Context: an optimization exercise on an open-source flow, tuned for small area, a short achievable clock period and few clock cycles. The choices shown serve that exercise and are no tape-out recipe.
The RTL was checked by simulation tests, not by an equivalence proof against the original design.
Power is estimated from default activity; no workload was simulated.

==> design.v <==
`timescale 1ns / 1ps
module mmult(
  input  clk,                  
  input  reset_n,              
  input  enable,               
  input  [0:9*8-1] A_mat,      
  input  [0:9*8-1] B_mat,      
  output valid,                
  output reg [0:9*17-1] C_mat  
);
    reg [7:0] A [0:2][0:2];
    reg [7:0] B [0:2][0:2];
    reg [15:0] C [0:2][0:2];
    reg [3:0] count;
    integer i,j,k;
    reg rdy;
    reg [3:0] count_q;
    always @ (posedge clk)
    begin
        count_q = count;
        if(!reset_n)
        begin
            count = 3'b100;
            {A[0][0],A[0][1],A[0][2],A[1][0],A[1][1],A[1][2],A[2][0],A[2][1],A[2][2]} = A_mat;
            {B[0][0],B[0][1],B[0][2],B[1][0],B[1][1],B[1][2],B[2][0],B[2][1],B[2][2]} = B_mat;
            {C[0][0],C[0][1],C[0][2],C[1][0],C[1][1],C[1][2],C[2][0],C[2][1],C[2][2]} = 144'b0;
            rdy = 0;
        end
        else if(enable)
        begin
           if(count == 0)
               count = 0;
           else
               count = count - 1;
           if(count_q == 3)
           begin
               for(i = 0;i < 3;i = i + 1)
               begin
                    for(j = 0;j < 3;j = j + 1)
                    begin    
                            C[i][j] = C[i][j] + (A[i][0] * B[0][j]);
                    end
               end
          end
          else if(count_q == 2)
          begin
                 for(i = 0;i < 3;i = i + 1)
                 begin
                      for(j = 0;j < 3;j = j + 1)
                      begin    
                              C[i][j] = C[i][j] + (A[i][1] * B[1][j]);
                      end
                 end
           end
           else if(count_q == 1)
           begin
                for(i = 0;i < 3;i = i + 1)
                begin
                     for(j = 0;j < 3;j = j + 1)
                     begin    
                             C[i][j] = C[i][j] + (A[i][2] * B[2][j]);
                     end
                end
                rdy = 1;
            end
            else
                ;
           C_mat = {1'b0,C[0][0],1'b0,C[0][1],1'b0,C[0][2],1'b0,C[1][0],1'b0,C[1][1],1'b0,C[1][2],1'b0,C[2][0],1'b0,C[2][1],1'b0,C[2][2]};
       end         
    end
    assign valid = rdy;
endmodule
==> run.sh <==
#!/bin/bash
# synth_recipe.tcl (not shown) runs the flow's synth.tcl, then flattens the netlist and writes it again
# the make line also repeats each setting of config.mk as NAME=value (left out here)
make -C /OpenROAD-flow-scripts/flow DESIGN_CONFIG=/design/flow/config.mk WORK_HOME=/design/flow/orfs CLKGATE_MAP_FILE= SYNTH_SCRIPT=/design/flow/synth_recipe.tcl finish
==> config.mk <==
export PLATFORM = sky130hd
export DESIGN_NAME = mmult
export DESIGN_NICKNAME = mmult
export VERILOG_FILES = /design/flow/design.v
export SDC_FILE = /design/flow/constraint.sdc
export NUM_CORES = 4
export LEC_CHECK = 0
export CAP_MARGIN = 20
export CORE_MARGIN = 2
export CORE_UTILIZATION = 40
export PLACE_DENSITY = 0.6
export SLEW_MARGIN = 20
==> constraint.sdc <==
create_clock -name core_clock -period 10.0 [get_ports {clk}]
set_input_delay 2.0000 -clock core_clock [delete_from_list [all_inputs] [get_ports {clk}]]
set_output_delay 2.0000 -clock core_clock [all_outputs]
set_load 0.01 [all_outputs]
==> flow_summary.toml <==
[power]
internal_power_uw = 10420
p_seq_share_pct = 10.5
cellLeakagePower_uw = 0.04723
clk-power_uw = 2530
sequentialPower_uw = 2320
share_clk_of_total_power_pct = 11.4
power_per_cell_area_nw_per_um2 = 235.9
max-vdd-ir-drop_mv = 0.1557
power_switching_uw = 11760
power_leader = "combinational cells"
combinational_power_uw = 17300
power_switching_share_pct = 53.00

[routing]
via_per_inst = 5.316
ant_nets = 0
drtPass1Iterations = 6
routed_wire_length_per_instance_um = 23.37
drt_first_iter_violations = 5099
drc = 0

[flow_run]
maxCapViolCount = 0

[clock_tree]
cts_buffer_depth = 3
cts_hold_buffers = 0
postCtsSetupBuffers = 0
cts-buffers-inserted = 59
clock_latency_ps = 770
cts_resized = 0
clkTransAtPathRegs_ps = 70

[final_layout]
sequential_cell_area_um2 = 11640
layout.cells.non_filler = 12810
seq_share_pct = 12.38
multi_input_comb_area_um2 = 62930
layout.cells.most_common = "sky130_fd_sc_hd__inv_1"
fillCellCount = 20920
n_all_buffers = 448
flow.area_growth_from_synthesis_pct = 9.781
antenna_cells_inserted = 11
inv_count = 2532
clk_share_pct = 2.348
non_clock_buffer_area_share_pct = 4.463
multi_input_area_share_pct = 66.91
n_clock_buffer = 67
multi_input_comb_cells = 6453
drive_gt1_share_pct = 3.166
most_frequent_cells_in_the_layout = "sky130_fd_sc_hd__inv_1 (2527), sky130_fd_sc_hd__fa_1 (1350), sky130_fd_sc_hd__and2_1 (947)"

[logic_synthesis]
synth_top_cells_by_count = "sky130_fd_sc_hd__inv_1 (2527), sky130_fd_sc_hd__fa_1 (1350), sky130_fd_sc_hd__and2_1 (947), sky130_fd_sc_hd__ha_1 (945), sky130_fd_sc_hd__nand2_1 (929)"
cell_count_after_synthesis = 9851
synth_largest_area_cell = "sky130_fd_sc_hd__fa_1"
yosys_warnings = 4
synth_sequential_area_ratio_pct = 13.58
synth_top_area_cells = "sky130_fd_sc_hd__fa_1 (32%), sky130_fd_sc_hd__ha_1 (14%), sky130_fd_sc_hd__inv_1 (11%)"
ys_async_rst_share_pct = 0
synth-main-ff-cell = "sky130_fd_sc_hd__edfxtp_1"
syn_area_per_cell_um2 = 8.697
synth_edf_count = 288

[placement]
post-place-ws_ps = 3799
placedCellCount = 12680

[floorplanning]
die_height_um = 466.8
die-width_um = 466.8
core_area_um2 = 212500
core.rowCount = 169
dieArea_um2 = 217900
initial_core_util_pct = 40.31

[setup_path]
worstPathCellList = "nand2_1 > fa_1 > fa_1 > inv_1 > ha_1 > inv_1 > fa_1 > inv_1 > ha_1 > a211oi_1 > nor2_1 > o21a_1 > o41ai_1 > o21ai_1 > o31ai_1 > xor2_1 > nand2_1 > and2_1"
r2r-end = "C_mat[36]"
critical_path_cell_count = 18
crit_path_kind = "flip-flop to flip-flop"
crit-reg2reg-launch = "A[0][4]"
crit_path_start = "A[0][4]"
rrSetupSlack_ps = 3740
critical_path.endpoint = "C_mat[36]"
cp.arrival_ps = 6770
worst_setup_path_end_kind = "flip-flop"
cell_family_contributing_the_most_delay_on_the_critical_path = "adder cells"
path_buf_inv = 3
cp-start-kind = "flip-flop"
timing.critical_path.fanout_max = 24
critPathSlowestCell = "sky130_fd_sc_hd__edfxtp_1"

[timing]
final.setup.worst_slack_ps = 3744
tns_ps = 0
setup_repair_after_global_routing_missed_its_margin = "false"
timing.max_slew.rel_slack_pct = 19.78
layout_min_cycle_time_ps = 6256
max_clock_freq_mhz = 159.9
finalSetupViolations = 0
fin_crit_sh_pct = 62.56
hold_violations = 0
worst_clock_skew_ps = 40.07
maxSlewViolCount = 0
worst-slew-pin-transition_ps = 1203

[worst_hold_path]
min_from = "C[3][14]"
timing.hold.worst.class = "flip-flop to flip-flop"

[global_route]
grt_antenna_before_repair = 26
grt_start_max_net_pins = 104
grt_pass1_vias = 72280
globalRouteTotalUtil_pct = 27.76
grt_first_pass_wirelength_um = 448800

[outcome]
status = "complete, no violations"
Testbench counts, summed over its fixed seeds: cycles 1,920.
stage by stage:
step | hold WS [ps] | util, % | instance area [um^2] | total power [uW]
final | 492.6 | 44.26 | 94050 | 22180
after floorplan | 455.1 | - | 85700 | 14580
after CTS | 491.8 | 44.19 | 93910 | 22200
after global placement | 461.0 | 43.12 | 91630 | 19220
after global routing | 529.2 | 44.24 | 94020 | 24320
after detailed placement | 474.3 | 43.15 | 91700 | 19500
registers in the layout, indices dropped and copies added (netlist names):
signal and cells:
rdy 1, A 72, count 4, B 72
C 144, C_mat 144
logic make-up after synthesis:
logic type	count (synthesis)	synth area share, %
buffers and inverters	2969	13.08
and+or+nand+nor	2674	15.36
adders and majority gates	2295	45.35
AOI/OAI and AO/OA	1046	8.033
DFF	437	13.58
xor gates and xnor gates	291	2.975
muxes	138	1.628
other	1	0.004377
how the worst min path moves through the flow:
stage | end | slack [ps] | cells past startpoint
5_1_grt | C[8][1] | 530 | 2
3_3_place_gp | rdy | 460 | 2
4_1_cts | C[3][14] | 490 | 2
3_5_place_dp | rdy | 470 | 2
2_1_floorplan | C[3][14] | 460 | 2
6_report | C[3][14] | 490 | 2
worst reg2reg max path: stages, from the launching register on:
cell and delay, ps:
sky130_fd_sc_hd__edfxtp_1 1100, sky130_fd_sc_hd__nand2_1 180, sky130_fd_sc_hd__fa_1 530, sky130_fd_sc_hd__fa_1 520, sky130_fd_sc_hd__inv_1 40, sky130_fd_sc_hd__ha_1 260, sky130_fd_sc_hd__inv_1 40, sky130_fd_sc_hd__fa_1 520
sky130_fd_sc_hd__inv_1 60, sky130_fd_sc_hd__ha_1 280, sky130_fd_sc_hd__a211oi_1 250, sky130_fd_sc_hd__nor2_1 100, sky130_fd_sc_hd__o21a_1 190, sky130_fd_sc_hd__o41ai_1 670, sky130_fd_sc_hd__o21ai_1 220, sky130_fd_sc_hd__o31ai_1 310
sky130_fd_sc_hd__xor2_1 480, sky130_fd_sc_hd__nand2_1 140, sky130_fd_sc_hd__and2_1 160
routing by layer:
layer / vias to the layer above / GRT usage [%] / routed length, um
met4: 2 / 22.56 / 29500
li1: 30150 / - / -
met5: - / 0 / 13
met2: 2537 / 46.23 / 140300
met3: 764 / 3.610 / 18680
met1: 34670 / 32.02 / 111000
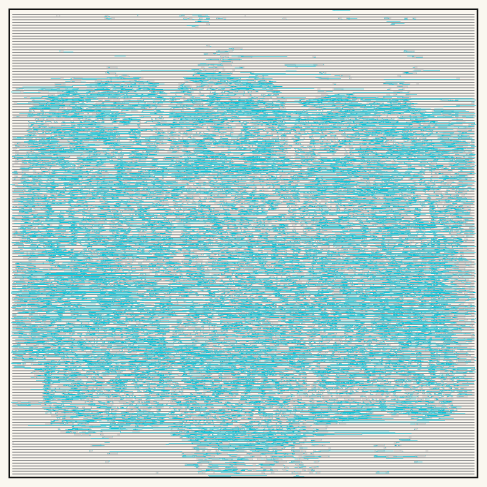
(images/m1.png)
Scale: 1 px per um. Supply wires on this layer in gray. Cells faint in the background.
main direction: horizontal
longest straight run: 164 um
nets with wire on the layer: 11561
share of all routed wire: 37%
wire length on this layer: 111 mm
met1 GRT Util: 32.02%
total via count in the routed design: 68120
total detailed-routing wirelength: 299400 um

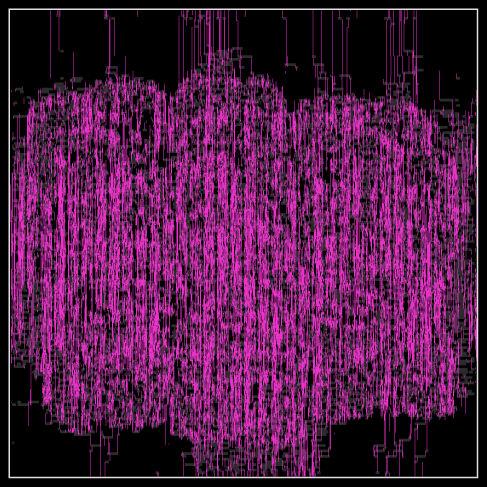
(images/m2.png)
Scale: 1 px per um. Cells faint in the background.
nets with wire on the layer: 10746
longest straight run: 225 um
main direction: vertical
M2 GR Usage: 46.23%

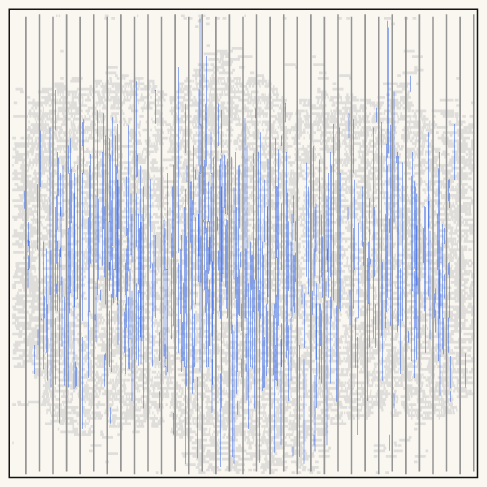
(images/m4.png)
Scale: 1 px per um. Supply wires on this layer in gray. Cells faint in the background.
main direction: vertical
share of all routed wire: 9.9%
longest straight run: 222 um
nets with wire on the layer: 269
wire length on this layer: 29.5 mm

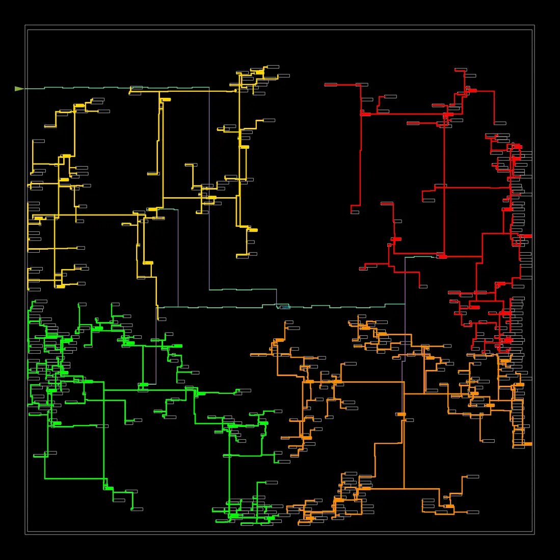
(images/cts.png)
sequential cell count: 437
number of H-tree levels: 2
sink count of the clock tree: 437
clock tree root buffer cell: sky130_fd_sc_hd__clkbuf_16

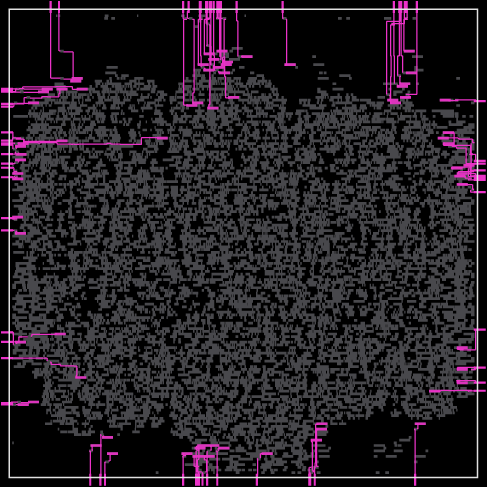
(images/port_trees.png)
Scale: 1 px per um.
| color | port | bits | direction | edge | end cells | buffers | wire |
|---|---|---|---|---|---|---|---|
| magenta | A_mat | 72 | input | 24 north, 20 west, 15 south, 13 east | 72 | 72 | 3510 um |
IO Port Bufs: 291
Top-Level Pins: 301

## static timing again, ports no longer ideal
No port has a modelled driver above. Below, the same layout with a new extraction and two added sets of constraints. Step 1 sets driving cells, clkbuf_16 on the clock port and buf_2 on the other inputs (assumed; they add their load-dependent delay and slew). Step 2 adds t to the input delays and takes it off the output delays; t is the mean of the earliest and latest rising clock arrival at the registers after step 1. Input paths then give back, and output paths get back, about the clock's delay inside the block. Three values: no drivers, after step 1, after step 2; two values: the first two.
t (ns): 0.847
setup WS [ns]: 3.744 / 3.744 / 3.744
worst setup path after step 2: register to register
After both steps setup and hold are still met in this run. The setup slack of this run moves by 0.000 ns with the drivers and by 0.000 ns with both steps.
